This design comes from an exercise in tuning for small area on the open sky130 flow, not from production work.
In this exercise RTL edits were held to simulation tests only and were not proved equivalent to the original.
No activity file was given, so power comes from the tool's default toggle rates.

[flow/design.v]
module map (
    input [9:0] xPixel,
    input [9:0] yPixel,
    input [1:0] level_id,
    output reg is_wall
);
    wire [4:0] gx = xPixel[9:5];  
    wire [4:0] gy = yPixel[9:5];  
    always @(*) begin
        is_wall = 0;
        if (gx == 5'd0 || gx == 5'd19 || gy == 5'd0 || gy == 5'd14) 
            is_wall = 1'b1;
		  if ((gy == 5'd13 || gy == 5'd12) && (gx == 5'd18 || gx == 5'd17 || gx == 5'd16 || gx == 5'd15))
				is_wall = 1'b1;
        else begin
            case (level_id)
                2'd1: begin
							if (gx == 5'd10 && gy > 5'd2 && gy < 5'd12)
								is_wall = 1'b1;
                end
                2'd2: begin
							if (gy == 5'd5 && gx > 5'd7 && gx < 5'd16)
								is_wall = 1'b1;
							if (gx == 5'd7 && gy > 5'd4 && gy < 5'd12)
								is_wall = 1'b1;
							if (gy == 5'd9 && gx > 5'd0 && gx < 5'd7)
								is_wall = 1'b1;
                end
					 2'd3: begin
							if (gy == 5'd2 && gx >= 5'd2 && gx <= 5'd3)
								is_wall = 1'b1;
							if (gy >= 5'd1 && gy <= 5'd2 && gx >= 5'd5 && gx <= 5'd7)
								is_wall = 1'b1;
							if ((gy == 5'd4 || gy == 5'd6 || gy == 5'd8) && gx >= 5'd3 && gx <= 5'd7)
								is_wall = 1'b1;
							if (gx == 5'd3 && gy >= 5'd9 && gy <= 5'd10)
								is_wall = 1'b1;
							if (gx == 5'd1 && gy >= 5'd10 && gy <= 5'd13)
								is_wall = 1'b1;
							if (gy == 5'd12 && gx >= 5'd3 && gx <= 5'd6)
								is_wall = 1'b1;
							if (gx == 5'd6 && gy >= 5'd10 && gy <= 5'd11)
								is_wall = 1'b1;
							if (gx == 5'd7 && gy == 5'd10)
								is_wall = 1'b1;
							if (gy == 5'd12 && gx >= 5'd8 && gx <= 5'd11)
								is_wall = 1'b1;
							if (gx == 5'd10 && gy >= 5'd3 && gy <= 5'd9)
								is_wall = 1'b1;
							if (gy == 5'd9 && gx >= 5'd11 && gx <= 5'd16)
								is_wall = 1'b1;
							if (gx == 5'd13 && gy >= 5'd10 && gy <= 5'd12)
								is_wall = 1'b1;
							if (gy == 5'd1 && gx >= 5'd12 && gx <= 5'd18)
								is_wall = 1'b1;
							if (gy == 5'd3 && gx >= 5'd12 && gx <= 5'd16)
								is_wall = 1'b1;
							if (gx == 5'd12 && gy >= 5'd4 && gy <= 5'd7)
								is_wall = 1'b1;
							if (gy == 5'd7 && gx >= 5'd13 && gx <= 5'd16)
								is_wall = 1'b1;
							if (gy == 5'd5 && gx >= 5'd14 && gx <= 5'd16)
								is_wall = 1'b1;
                end
                default: ;  
            endcase
        end
    end
endmodule
module collision (
    input [9:0] x,
    input [9:0] y,
    input [1:0] level_id,
    output reg is_wall  
);
    parameter P_SIZE = 10'd31; 
    wire w_tl, w_tr, w_bl, w_br;
    map check_tl (
        .xPixel(x),
		  .yPixel(y), 
        .level_id(level_id),
		  .is_wall(w_tl)
    );
    map check_tr (
        .xPixel(x + P_SIZE), 
		  .yPixel(y), 
        .level_id(level_id), 
		  .is_wall(w_tr)
    );
    map check_bl (
        .xPixel(x), 
		  .yPixel(y + P_SIZE), 
        .level_id(level_id), 
		  .is_wall(w_bl)
    );
    map check_br (
        .xPixel(x + P_SIZE), 
		  .yPixel(y + P_SIZE), 
        .level_id(level_id), 
		  .is_wall(w_br)
    );
	 always @(*) begin
		is_wall = w_tl | w_tr | w_bl | w_br;
	 end
endmodule
module controller (
    input clk,
    input rst, 
    input [1:0] level_id,
    input btn_u, btn_d, btn_l, btn_r,
    output reg [9:0] player_x,
    output reg [9:0] player_y
);
    parameter STOP  = 3'd0;
    parameter UP    = 3'd1;
    parameter DOWN  = 3'd2;
    parameter LEFT  = 3'd3;
    parameter RIGHT = 3'd4;
    reg [2:0] cur_dir;  
    reg [2:0] req_dir;  
    reg [8:0] move_counter;  
    wire aligned = (player_x[4:0] == 5'd0) && (player_y[4:0] == 5'd0);
    always @(posedge clk) begin
        if (rst) 
            req_dir <= STOP;
        else begin
            if (btn_u) req_dir <= UP;
            else if (btn_d) req_dir <= DOWN;
            else if (btn_l) req_dir <= LEFT;
            else if (btn_r) req_dir <= RIGHT;
        end
    end
    reg [9:0] check_x_req, check_y_req;
    reg [9:0] check_x_cur, check_y_cur;
    always @(*) begin
        check_x_req = player_x;
        check_y_req = player_y;
        case (req_dir)
            UP:    check_y_req = player_y - 10'd1;
            DOWN:  check_y_req = player_y + 10'd1;
            LEFT:  check_x_req = player_x - 10'd1;
            RIGHT: check_x_req = player_x + 10'd1;
            default: ;  
        endcase
    end
    always @(*) begin
        check_x_cur = player_x;
        check_y_cur = player_y;
        case (cur_dir)
            UP:    check_y_cur = player_y - 10'd1;
            DOWN:  check_y_cur = player_y + 10'd1;
            LEFT:  check_x_cur = player_x - 10'd1;
            RIGHT: check_x_cur = player_x + 10'd1;
            default: ;  
        endcase
    end
    wire wall_req, wall_cur;
    collision col_checker_req (
        .x(check_x_req),
		  .y(check_y_req), 
		  .level_id(level_id),
        .is_wall(wall_req)
    );
    collision col_checker_cur (
        .x(check_x_cur), 
		  .y(check_y_cur), 
		  .level_id(level_id),
        .is_wall(wall_cur)
    );
    always @(posedge clk) begin
        if (rst) begin
            player_x <= 10'd160; 
            player_y <= 10'd224;
            move_counter <= 9'd0;
            cur_dir <= STOP;
        end 
        else begin
            move_counter <= move_counter + 1;
            if (move_counter >= 9'd500) begin
                move_counter <= 0;
                if (aligned) begin
                    if (!wall_req && req_dir != STOP) begin
                        cur_dir <= req_dir;
                        player_x <= check_x_req;
                        player_y <= check_y_req;
                    end
                    else if (!wall_cur && cur_dir != STOP) begin
                        player_x <= check_x_cur;
                        player_y <= check_y_cur;
                    end
                    else begin
                        cur_dir <= STOP;
                    end
                end 
                else begin
                    player_x <= check_x_cur;
                    player_y <= check_y_cur;
                end
            end
        end
    end
endmodule
module flag (
    input clk,
    input rst,
    input [1:0] level_id,
    input [9:0] player_x, 
	 input [9:0] player_y,
    input [9:0] vga_x,    
	 input [9:0] vga_y,
    output reg flag_pixel,
    output reg all_collected
);
    wire [4:0] p_gx = player_x[9:5];
    wire [4:0] p_gy = player_y[9:5];
    wire [4:0] v_gx = vga_x[9:5];
    wire [4:0] v_gy = vga_y[9:5];
	 wire [4:0] local_x = vga_x[4:0];
    wire [4:0] local_y = vga_y[4:0];
    reg [3:0] collected; 
    reg [3:0] active_flag;
	 reg grid_has_flag;
    wire is_pole_shape = (local_x >= 5'd5 && local_x <= 5'd7) && (local_y >= 5'd4 && local_y <= 5'd28);
    wire is_cloth_shape = (local_x > 5'd7) && 
                          (local_y >= 5'd4 && local_y <= 5'd16) && 
                          (local_x <= (5'd26 - (local_y - 5'd4))); 
    wire is_flag_shape = is_pole_shape | is_cloth_shape;
    always @(posedge clk) begin
        if (rst)
				collected <= 4'b0000;
        else begin
            case(level_id)
                2'd1: begin
                    if (p_gx == 5'd18 && p_gy == 5'd11)
								collected[0] <= 1'b1;
						  if (p_gx == 5'd7 && p_gy == 5'd2)
								collected[1] <= 1'b1;
                end
                2'd2: begin
                    if (p_gx == 5'd18 && p_gy == 5'd1)
								collected[0] <= 1'b1;
                    if (p_gx == 5'd2  && p_gy == 5'd11)
								collected[1] <= 1'b1;
						  if (p_gx == 5'd9 && p_gy == 5'd8)
								collected[2] <= 1'b1;
                end
					 2'd3: begin
                    if (p_gx == 5'd2 && p_gy == 5'd1)
								collected[0] <= 1'b1;
                    if (p_gx == 5'd5  && p_gy == 5'd11)
								collected[1] <= 1'b1;
						  if (p_gx == 5'd18 && p_gy == 5'd11)
								collected[2] <= 1'b1;
						  if (p_gx == 5'd13 && p_gy == 5'd6)
								collected[3] <= 1'b1;
                end
            endcase
        end
    end
    always @(*) begin
        flag_pixel = 1'b0;
        all_collected = 1'b0;
        active_flag = 1'b0;
		  grid_has_flag = 1'b0;
        case(level_id)
            2'd1: begin
                active_flag = 4'b0011;
                if (v_gx == 5'd18 && v_gy == 5'd11 && !collected[0])
							grid_has_flag = 1'b1;
					 if (v_gx == 5'd7 && v_gy == 5'd2 && !collected[1])
							grid_has_flag = 1'b1;
            end
            2'd2: begin
                active_flag = 4'b0111;
                if (v_gx == 5'd18 && v_gy == 5'd1 && !collected[0])
							grid_has_flag = 1'b1;
                if (v_gx == 5'd2  && v_gy == 5'd11 && !collected[1]) 
							grid_has_flag = 1'b1;
                if (v_gx == 5'd9  && v_gy == 5'd8 && !collected[2]) 
							grid_has_flag = 1'b1;
            end
            2'd3: begin
                active_flag = 4'b1111;
                if (v_gx == 5'd2 && v_gy == 5'd1 && !collected[0])
							grid_has_flag = 1'b1;
                if (v_gx == 5'd5  && v_gy == 5'd11 && !collected[1]) 
							grid_has_flag = 1'b1;
                if (v_gx == 5'd18  && v_gy == 5'd11 && !collected[2]) 
							grid_has_flag = 1'b1;
                if (v_gx == 5'd13  && v_gy == 5'd6 && !collected[3]) 
							grid_has_flag = 1'b1;
            end
        endcase
		  if (grid_has_flag && is_flag_shape) begin
            flag_pixel = 1'b1;
        end
        if ((active_flag != 4'd0) && (collected & active_flag) == active_flag)
            all_collected = 1'b1;
    end
endmodule
module fuel (
    input clk,
    input rst,
    output reg time_out,    
    output reg [6:0] fuel_width  
);
    reg [13:0] tick_count;
    always @(posedge clk) begin
        if (rst) begin
            fuel_width <= 7'd96;  
            tick_count <= 14'd0;
            time_out <= 1'b0;
        end 
        else if (fuel_width > 0) begin
            tick_count <= tick_count + 1;
            if (tick_count >= 14'd9999) begin
                tick_count <= 14'd0;
                fuel_width <= fuel_width - 1;
            end
        end 
        else begin
            time_out <= 1'b1;
        end
    end
endmodule
module game_state (
    input clk,
    input rst,
    input [2:0] level_sw,
    input all_flags,
    input time_out, 
    output reg game_active,
    output reg [1:0] level_id, 
    output reg [1:0] state_out
);
    parameter S_IDLE = 2'b00;
    parameter S_PLAY = 2'b01;
    parameter S_WIN  = 2'b10;
    parameter S_LOSE = 2'b11;
    reg [1:0] S; 
    reg [1:0] NS;
    always @(posedge clk) begin
        if (rst)
            S <= S_IDLE;
        else
            S <= NS;
    end
    always @(*) begin
        NS = S;
        level_id = 2'b00; 
        state_out = S;
        game_active = 1'b0; 
        case (S)
            S_IDLE: begin
                game_active = 1'b0;
                if (level_sw[0]) begin
                    NS = S_PLAY;
                    level_id = 2'd1;
                end
                else if (level_sw[1]) begin
                    NS = S_PLAY;
                    level_id = 2'd2;
                end
                else if (level_sw[2]) begin
                    NS = S_PLAY;
                    level_id = 2'd3;
                end
            end
            S_PLAY: begin
                game_active = 1'b1;
                if (level_sw[0])
						  level_id = 2'd1;
                else if (level_sw[1])
						  level_id = 2'd2;
					 else if (level_sw[2])
						  level_id = 2'd3;
                if (level_sw == 2'b00)
						  NS = S_IDLE;
                else if (all_flags)
						  NS = S_WIN;
                else if (time_out)
						  NS = S_LOSE;
					 else
						  NS = S_PLAY;
            end
            S_WIN: begin
                game_active = 1'b0;
                if (level_sw == 2'b00)
						  NS = S_IDLE;
					else
						  NS = S_WIN;
            end
            S_LOSE: begin
                game_active = 1'b0;
                if (level_sw == 2'b00)
						  NS = S_IDLE;
					 else
						  NS = S_LOSE;
            end
            default: begin
                game_active = 1'b0;
                NS = S_IDLE;
            end
        endcase
    end
endmodule
module vga_driver(
input clk,
input rst,
output reg vga_clk,
output reg hsync,  
output reg vsync,  
output reg active_pixels,  
output reg [9:0]xPixel,  
output reg [9:0]yPixel,  
output reg VGA_BLANK_N,	 
output reg VGA_SYNC_N		 
);
parameter HA_END = 10'd639;            
parameter HS_STA = HA_END + 16;    
parameter HS_END = HS_STA + 96;    
parameter WIDTH   = 10'd799;            
parameter VA_END = 10'd479;            
parameter VS_STA = VA_END + 10;    
parameter VS_END = VS_STA + 2;     
parameter HEIGHT = 10'd524;            
always @(*)
begin 
	hsync = ~((xPixel >= HS_STA) && (xPixel < HS_END));
	vsync = ~((yPixel >= VS_STA) && (yPixel < VS_END));
	active_pixels = (xPixel <= HA_END && yPixel <= VA_END); 
	VGA_BLANK_N = active_pixels;
	VGA_SYNC_N = 1'b1;
end
always @(posedge clk)
begin
	if (rst == 1'b0)
	begin
		vga_clk <= 1'b0;
		xPixel <= 10'd0;
		yPixel <= 10'd0;
	end
	else
	begin
		vga_clk = ~vga_clk;  
		if (vga_clk == 1'b1)
			if(xPixel == WIDTH)
			begin
				xPixel <= 10'd0;
				if(yPixel == HEIGHT)
				begin
					yPixel<=10'd0;
				end
				else
				begin
					yPixel <= yPixel+1'b1;
				end
			end
			else
			begin
				xPixel <= xPixel+1'b1;
			end		
		end
end
endmodule
module rally_de1 (
    input CLOCK_50,
    input reset,  
    input [3:0] KEY,  
    input [9:0] SW,  
    output VGA_CLK,
    output VGA_HS,
    output VGA_VS,
    output VGA_BLANK_N,
    output VGA_SYNC_N,
    output reg [7:0] VGA_R,
    output reg [7:0] VGA_G,
    output reg [7:0] VGA_B
);
    wire clk = CLOCK_50;
    wire [1:0] current_level;
    wire game_active;
    wire [1:0] game_state;
    wire pixel_wall;
	 wire pixel_flag;
	 wire all_collected;
	 wire time_out;
    wire [6:0] fuel_width;
    wire [9:0] xPixel, yPixel;
    wire active_pixels;
    wire [9:0] p_x, p_y;
    wire [4:0] gx = xPixel[9:5];  
    wire [4:0] gy = yPixel[9:5];  
    game_state fsm (
        .clk(clk),
        .rst(reset),
        .level_sw(SW[2:0]),
        .all_flags(all_collected),
        .time_out(time_out),
        .game_active(game_active),
        .level_id(current_level),
        .state_out(game_state)
    );
    controller control (
        .clk(clk),
        .rst(~game_active),
		  .level_id(current_level),
        .btn_u(~KEY[3]),
        .btn_d(~KEY[2]),
        .btn_l(~KEY[1]),
        .btn_r(~KEY[0]),
        .player_x(p_x),
        .player_y(p_y)
    );
    map maps (
        .xPixel(xPixel),
        .yPixel(yPixel),
        .level_id(current_level),
        .is_wall(pixel_wall)
    );
	 flag flags (
        .clk(clk),
        .rst(~game_active),
        .level_id(current_level),
        .player_x(p_x),
        .player_y(p_y),
        .vga_x(xPixel),
        .vga_y(yPixel),
        .flag_pixel(pixel_flag),
        .all_collected(all_collected)
    );
	 fuel fuel_timer (
		  .clk(clk),
		  .rst(~game_active),
		  .time_out(time_out),
		  .fuel_width(fuel_width)
	 );
    vga_driver vga (
        .clk(clk),
        .rst(~reset),  
        .vga_clk(VGA_CLK),
        .hsync(VGA_HS),
        .vsync(VGA_VS),
        .active_pixels(active_pixels),
        .xPixel(xPixel),
        .yPixel(yPixel),
        .VGA_BLANK_N(VGA_BLANK_N),
        .VGA_SYNC_N(VGA_SYNC_N)
    );
    always @(*) begin
        if (!active_pixels) begin
            {VGA_R, VGA_G, VGA_B} = 24'h000000;
        end else begin
            case (game_state)
                2'b00: begin
						{VGA_R, VGA_G, VGA_B} = 24'h7F00FE;
						if (yPixel >= 10'd215 && yPixel <= 10'd265) begin
							if ((xPixel >= 145 && xPixel <= 150) ||  
								 (xPixel >= 145 && xPixel <= 175 && yPixel <= 220) ||  
								 (xPixel >= 145 && xPixel <= 175 && yPixel >= 235 && yPixel <= 240) ||  
								 (xPixel >= 170 && xPixel <= 175 && yPixel <= 240) ||  
								 (xPixel >= 165 && xPixel <= 170 && yPixel >= 240 && xPixel >= 160))  
								 {VGA_R, VGA_G, VGA_B} = 24'hFFFFFF;
							else if ((xPixel >= 185 && xPixel <= 190) ||  
										(xPixel >= 210 && xPixel <= 215) ||  
										(xPixel >= 185 && xPixel <= 215 && yPixel <= 220) ||  
										(xPixel >= 185 && xPixel <= 215 && yPixel >= 235 && yPixel <= 240))  
								 {VGA_R, VGA_G, VGA_B} = 24'hFFFFFF;
							else if ((xPixel >= 225 && xPixel <= 230) ||  
										(xPixel >= 225 && xPixel <= 255 && yPixel >= 260))  
								 {VGA_R, VGA_G, VGA_B} = 24'hFFFFFF;
							else if ((xPixel >= 265 && xPixel <= 270) ||  
										(xPixel >= 265 && xPixel <= 295 && yPixel >= 260))  
								 {VGA_R, VGA_G, VGA_B} = 24'hFFFFFF;
							else if ((xPixel >= 305 && xPixel <= 310 && yPixel <= 240) ||  
										(xPixel >= 330 && xPixel <= 335 && yPixel <= 240) ||  
										(xPixel >= 305 && xPixel <= 335 && yPixel >= 235 && yPixel <= 240) ||  
										(xPixel >= 317 && xPixel <= 322 && yPixel >= 240))  
								 {VGA_R, VGA_G, VGA_B} = 24'hFFFFFF;
							else if (xPixel >= 345 && xPixel <= 375 && yPixel >= 260)  
								 {VGA_R, VGA_G, VGA_B} = 24'hFFFFFF;
							else if ((xPixel >= 385 && xPixel <= 390) ||  
										(xPixel >= 410 && xPixel <= 415 && yPixel >= 220 && yPixel <= 260) ||  
										(xPixel >= 385 && xPixel <= 410 && yPixel <= 220) ||  
										(xPixel >= 385 && xPixel <= 410 && yPixel >= 260))  
								 {VGA_R, VGA_G, VGA_B} = 24'hFFFFFF;
							else if ((xPixel >= 425 && xPixel <= 430) ||  
										(xPixel >= 425 && xPixel <= 455 && yPixel <= 220) ||  
										(xPixel >= 425 && xPixel <= 450 && yPixel >= 235 && yPixel <= 240) ||  
										(xPixel >= 425 && xPixel <= 455 && yPixel >= 260))  
								 {VGA_R, VGA_G, VGA_B} = 24'hFFFFFF;
							else if ((xPixel >= 477 && xPixel <= 482) ||  
										(xPixel >= 470 && xPixel <= 482 && yPixel <= 220) ||  
										(xPixel >= 465 && xPixel <= 495 && yPixel >= 260))  
								 {VGA_R, VGA_G, VGA_B} = 24'hFFFFFF;
						end
					 end
                2'b01: begin
						  if (xPixel >= 10'd512 && yPixel >= 10'd416) begin
								{VGA_R, VGA_G, VGA_B} = 24'h000000;
								if (yPixel >= 10'd448 && yPixel <= 10'd468 && xPixel >= 528 && xPixel < (528 + fuel_width))
                             {VGA_R, VGA_G, VGA_B} = 24'hFFFF00;
								else if (yPixel >= 10'd442 && yPixel <= 10'd446 && (xPixel >= 10'd528 && xPixel <= 10'd530
												| xPixel >= 10'd575 && xPixel <= 10'd577 | xPixel >= 10'd622 && xPixel <= 10'd624))
									  {VGA_R, VGA_G, VGA_B} = 24'hFF0000;
								else if (yPixel >= 10'd444 && yPixel <= 10'd446 && (xPixel >= 10'd540 && xPixel <= 10'd542
												| xPixel >= 10'd552 && xPixel <= 10'd554 | xPixel >= 10'd564 && xPixel <= 10'd566
												| xPixel >= 10'd588 && xPixel <= 10'd590 | xPixel >= 10'd600 && xPixel <= 10'd602
												| xPixel >= 10'd612 && xPixel <= 10'd614))
									  {VGA_R, VGA_G, VGA_B} = 24'hFFFF00;
                        else if (yPixel >= 10'd420 && yPixel <= 10'd435) begin
                             if ((xPixel >= 547 && xPixel <= 549) ||  
                                 (xPixel >= 547 && xPixel <= 557 && yPixel <= 422) ||  
                                 (xPixel >= 547 && xPixel <= 555 && yPixel >= 426 && yPixel <= 428))  
                                 {VGA_R, VGA_G, VGA_B} = 24'h40FF40;
                             else if ((xPixel >= 562 && xPixel <= 564) ||  
                                      (xPixel >= 570 && xPixel <= 572) ||  
                                      (xPixel >= 562 && xPixel <= 572 && yPixel >= 433))  
                                 {VGA_R, VGA_G, VGA_B} = 24'h40FF40;
                             else if ((xPixel >= 580 && xPixel <= 582) ||  
                                      (xPixel >= 580 && xPixel <= 590 && (yPixel <= 422 || yPixel >= 433)) ||  
                                      (xPixel >= 580 && xPixel <= 588 && yPixel >= 426 && yPixel <= 428))  
                                 {VGA_R, VGA_G, VGA_B} = 24'h40FF40;
                             else if ((xPixel >= 595 && xPixel <= 597) ||  
                                      (xPixel >= 595 && xPixel <= 605 && yPixel >= 433))  
                                 {VGA_R, VGA_G, VGA_B} = 24'h40FF40;
                        end
						  end
                    else if ((xPixel >= p_x && xPixel < p_x + 32) && 
                        (yPixel >= p_y && yPixel < p_y + 32)) 
                        {VGA_R, VGA_G, VGA_B} = 24'h7F00FE;
                    else if (pixel_wall) begin
								if ((gx % 2 == 1 && gy % 2 == 1) || (gx % 2 == 0 && gy % 2 == 0))
									  {VGA_R, VGA_G, VGA_B} = 24'hFF0000;
								else
									  {VGA_R, VGA_G, VGA_B} = 24'hFFFFFF;
						  end
                    else if (pixel_flag) 
                        {VGA_R, VGA_G, VGA_B} = 24'hFFFF00;
                    else 
                        {VGA_R, VGA_G, VGA_B} = 24'h404040;
                end
                2'b10: {VGA_R, VGA_G, VGA_B} = 24'h00FF00;
                2'b11: {VGA_R, VGA_G, VGA_B} = 24'hFF0000;
                default: {VGA_R, VGA_G, VGA_B} = 24'h00FFFF;
            endcase
        end
    end
endmodule
[flow/run.sh]
#!/bin/bash
# synth_recipe.tcl (not shown) runs the flow's synth.tcl, then flattens the netlist and writes it again
# the make line also repeats each setting of config.mk as NAME=value (left out here)
make -C /OpenROAD-flow-scripts/flow DESIGN_CONFIG=/design/flow/config.mk WORK_HOME=/design/flow/orfs CLKGATE_MAP_FILE= SYNTH_SCRIPT=/design/flow/synth_recipe.tcl finish
[flow/config.mk]
export PLATFORM = sky130hd
export DESIGN_NAME = rally_de1
export DESIGN_NICKNAME = rally_de1
export VERILOG_FILES = /design/flow/design.v
export SDC_FILE = /design/flow/constraint.sdc
export NUM_CORES = 4
export LEC_CHECK = 0
export CAP_MARGIN = 20
export CORE_MARGIN = 2
export CORE_UTILIZATION = 40
export SLEW_MARGIN = 20
[flow/constraint.sdc]
create_clock -name core_clock -period 20.0 [get_ports {CLOCK_50}]
set_input_delay 4.0000 -clock core_clock [delete_from_list [all_inputs] [get_ports {CLOCK_50}]]
set_output_delay 4.0000 -clock core_clock [all_outputs]
set_load 0.01 [all_outputs]
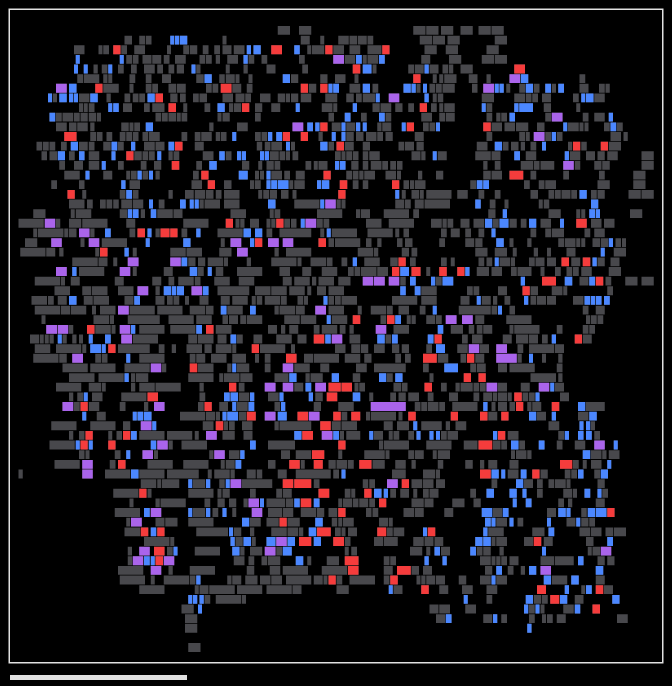
(selected gate families)
Bar = 50 microns.
[and/or cells] red | cells: 137 | where: widely spread
[xor and xnor cells] purple | cells: 77
[nand cells] blue | cells: 346 | where: widely spread
commonest non-fill, non-tap cell in the layout: nor2_1
fraction of area in multi-input gates: 75.6%
Final Non-Filler Cells: 2,257

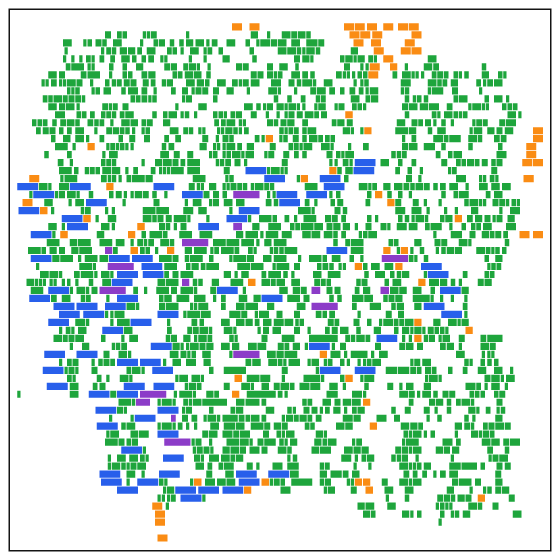
(placement by cell class)
[combinational and other logic] green | cells: 1,679 | share of their area: 80%
[sequential cells] blue | cells: 84 | share of their area: 13%
[clock drivers and dummy loads] purple | cells: 16 | share of their area: 2.2%
[remaining buffers and delay cells] orange | cells: 76 | share of their area: 5.0%
post-route cell area: 13,700 sq um
Util after Layout: 43.2%
core area: 31,700 sq um
# rows: 65
Seq area share: 12.3%

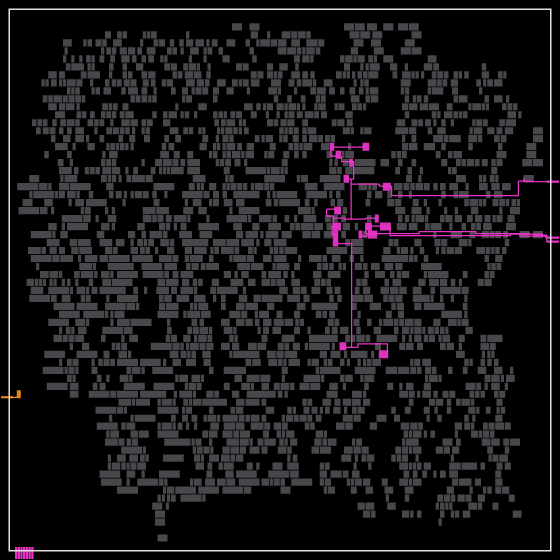
(nets reached from selected ports)
[VGA_SYNC_N] orange | bits: 1 | direction: output | end cells: 1 | buffers: 0 | wire: 2.20 microns
[SW] magenta | bits: 10 | direction: input | end cells: 18 | buffers: 3 | wire: 372 microns
Top Ports: 45
Buffers on Ports: 36

==> flow_summary.toml <==
[run_status]
status = "complete, no violations"

[clocking]
cts_root_buf = "clkbuf_16"
post_cts_resized = 0
post_cts.repair.setup_buffers = 0
clkLatencyLatePin_ns = 0.36
clockBufferDepth = 2

[finish]
nNonClkBuffers = 76
clkCellAreaFrac_pct = 2.08
area_share_nonclk_buffers_pct = 4.82
nMultiInputCombCells = 1622
clkbuf_count = 10

[die]
initial_core_util_pct = 40.8
n_tap_cell = 402
die_h_microns = 184

[drt]
vias = 15600
drc = 0
routed_via_density = 6.91
first_pass_iters = 8
drtIter0Drc = 2277
wl_met2_microns = 22600

[pwr]
power_density_nw_per_um2 = 31.3
pwr-share-seq_pct = 40.6
p_sw_share_pct = 32.9
ir_drop_v = 0.0000347
p_int_mw = 0.288

[yosys]
synth_top_area_share_pct = 13.0
ys.flop_type = "dfxtp_1"
synth_edf_count = 0
synthArstFlopShare_pct = 0
synth_cell_type_count = 102
synthCells = 1924
synth.area.top_cells = "dfxtp_1 13%, ha_1 7.1%, nor2_1 5.7%"

[setup_path]
end_kind = "primary output"
criticalPathCategory = "input pin to primary output"
crit_required_ns = 16.00
slowest_stage = "clkdlybuf4s50_1"

[grt]
grt_pass1_wl_microns = 82000
grt_overflow = 0
use_met1_pct = 40.1
grt_antenna_before_repair = 0

[sta]
fin_setup_tns_ns = 0
slew_viol_final = 0
timing.final.hold_violations = 0
timing.final.crit_period_ns = 12.11
rsz0062_at_grt = "no"
timing.fmax_mhz = 82.6

[run]
maxCapViolations = 0
cell usage after synthesis (all sizes together), types with 51 or more instances:
cell    number
nor2       198
nand2      173
o21ai      137
a21oi      134
clkbuf     110
nor3        88
dfxtp       84
nand3       82
ha          73
xnor2       57
inv         55
nand4       55
buf         51
logic make-up (layout without fill, tap and decap cells):
group / after synthesis / in the layout / synth area share (%)
other: 1 / 1 / 0.0290
AO/OA/AOI/OAI: 597 / 597 / 31.1
multiplexers: 29 / 29 / 2.29
XOR/XNOR: 77 / 77 / 5.41
flip-flops: 84 / 84 / 13.0
AND/OR/NAND/NOR: 845 / 845 / 33.8
buffers and inverters: 218 / 149 / 7.29
adder cells (fa/ha/maj): 73 / 73 / 7.05
registers in the layout, summed over array words and instances (netlist names):
name                   count
fsm.S                      2
control.req_dir            3
fuel_timer.tick_count     14
control.player_y          10
vga.xPixel                10
vga.yPixel                10
fuel_timer.fuel_width      7
flags.collected            4
vga.vga_clk                1
control.move_counter       9
control.cur_dir            3
control.player_x          10
fuel_timer.time_out        1
worst max-delay path, delay by kind of cell:
family | cells | cell delay [ns]
AOI/OAI and AO/OA | 5 | 1.52
and+or+nand+nor | 5 | 1.00
buffers and inverters | 2 | 1.58
metrics by stage:
step / util [%] / worst slack (ns) / cell area [sq um] / hold WS (ns) / total power [mW]
global placement: 42.3 / 8.06 / 13400 / 0.461 / 0.260
detailed placement: 42.3 / 7.96 / 13400 / 0.472 / 0.260
floorplan: - / 9.53 / 12900 / 0.422 / 0.233
CTS: 43.2 / 7.96 / 13700 / 0.488 / 0.430
global route: 43.2 / 7.68 / 13700 / 0.492 / 0.446
finish: 43.2 / 7.89 / 13700 / 0.483 / 0.428
final timing paths:
path / depth (start not counted) / slack (ns) / start / end
min reg2reg: 1 / 0.48 / control.move_counter[0] / control.move_counter[0]
min: 1 / 0.48 / control.move_counter[0] / control.move_counter[0]
max: 12 / 7.89 / SW[0] / VGA_B[5]
max reg2reg: 17 / 13.47 / control.player_y[5] / control.player_x[2]
power groups by stage:
stage | sequential [mW] | combinational, mW | clock (mW)
6_report | 0.174 | 0.0858 | 0.168
2_1_floorplan | 0.175 | 0.0576 | 0
3_5_place_dp | 0.178 | 0.0823 | 0
3_3_place_gp | 0.178 | 0.0819 | 0
4_1_cts | 0.174 | 0.0828 | 0.174
5_1_grt | 0.174 | 0.0918 | 0.180

-- port drivers added, routing unchanged --
No port has a modelled driver above. Below, the same layout with a new extraction and two added sets of constraints.
Step 1, drivers: a clkbuf_16 drives CLOCK_50 and a buf_2 each remaining input, both assumed.
Step 2 adds t to the input delays and takes it off the output delays; t is the mean of the earliest and latest rising clock arrival at the registers after step 1. Input paths then give back, and output paths get back, about the clock's delay inside the block.
a / b / c = ideal ports / drivers / drivers and shift; a / b = the first two.
t (ns): 0.404
setup WS [ns]: 7.888 / 7.861 / 7.861
clock arrival spread, ns: 0.014 / 0.014
slew at the worst register clock pin (ns): 0.07 / 0.07
cell pins on the clock port's net: 1
After both steps setup and hold are still met in this run. For this run, drivers alone change the setup slack by -0.027 ns; drivers and shift together by -0.027 ns.
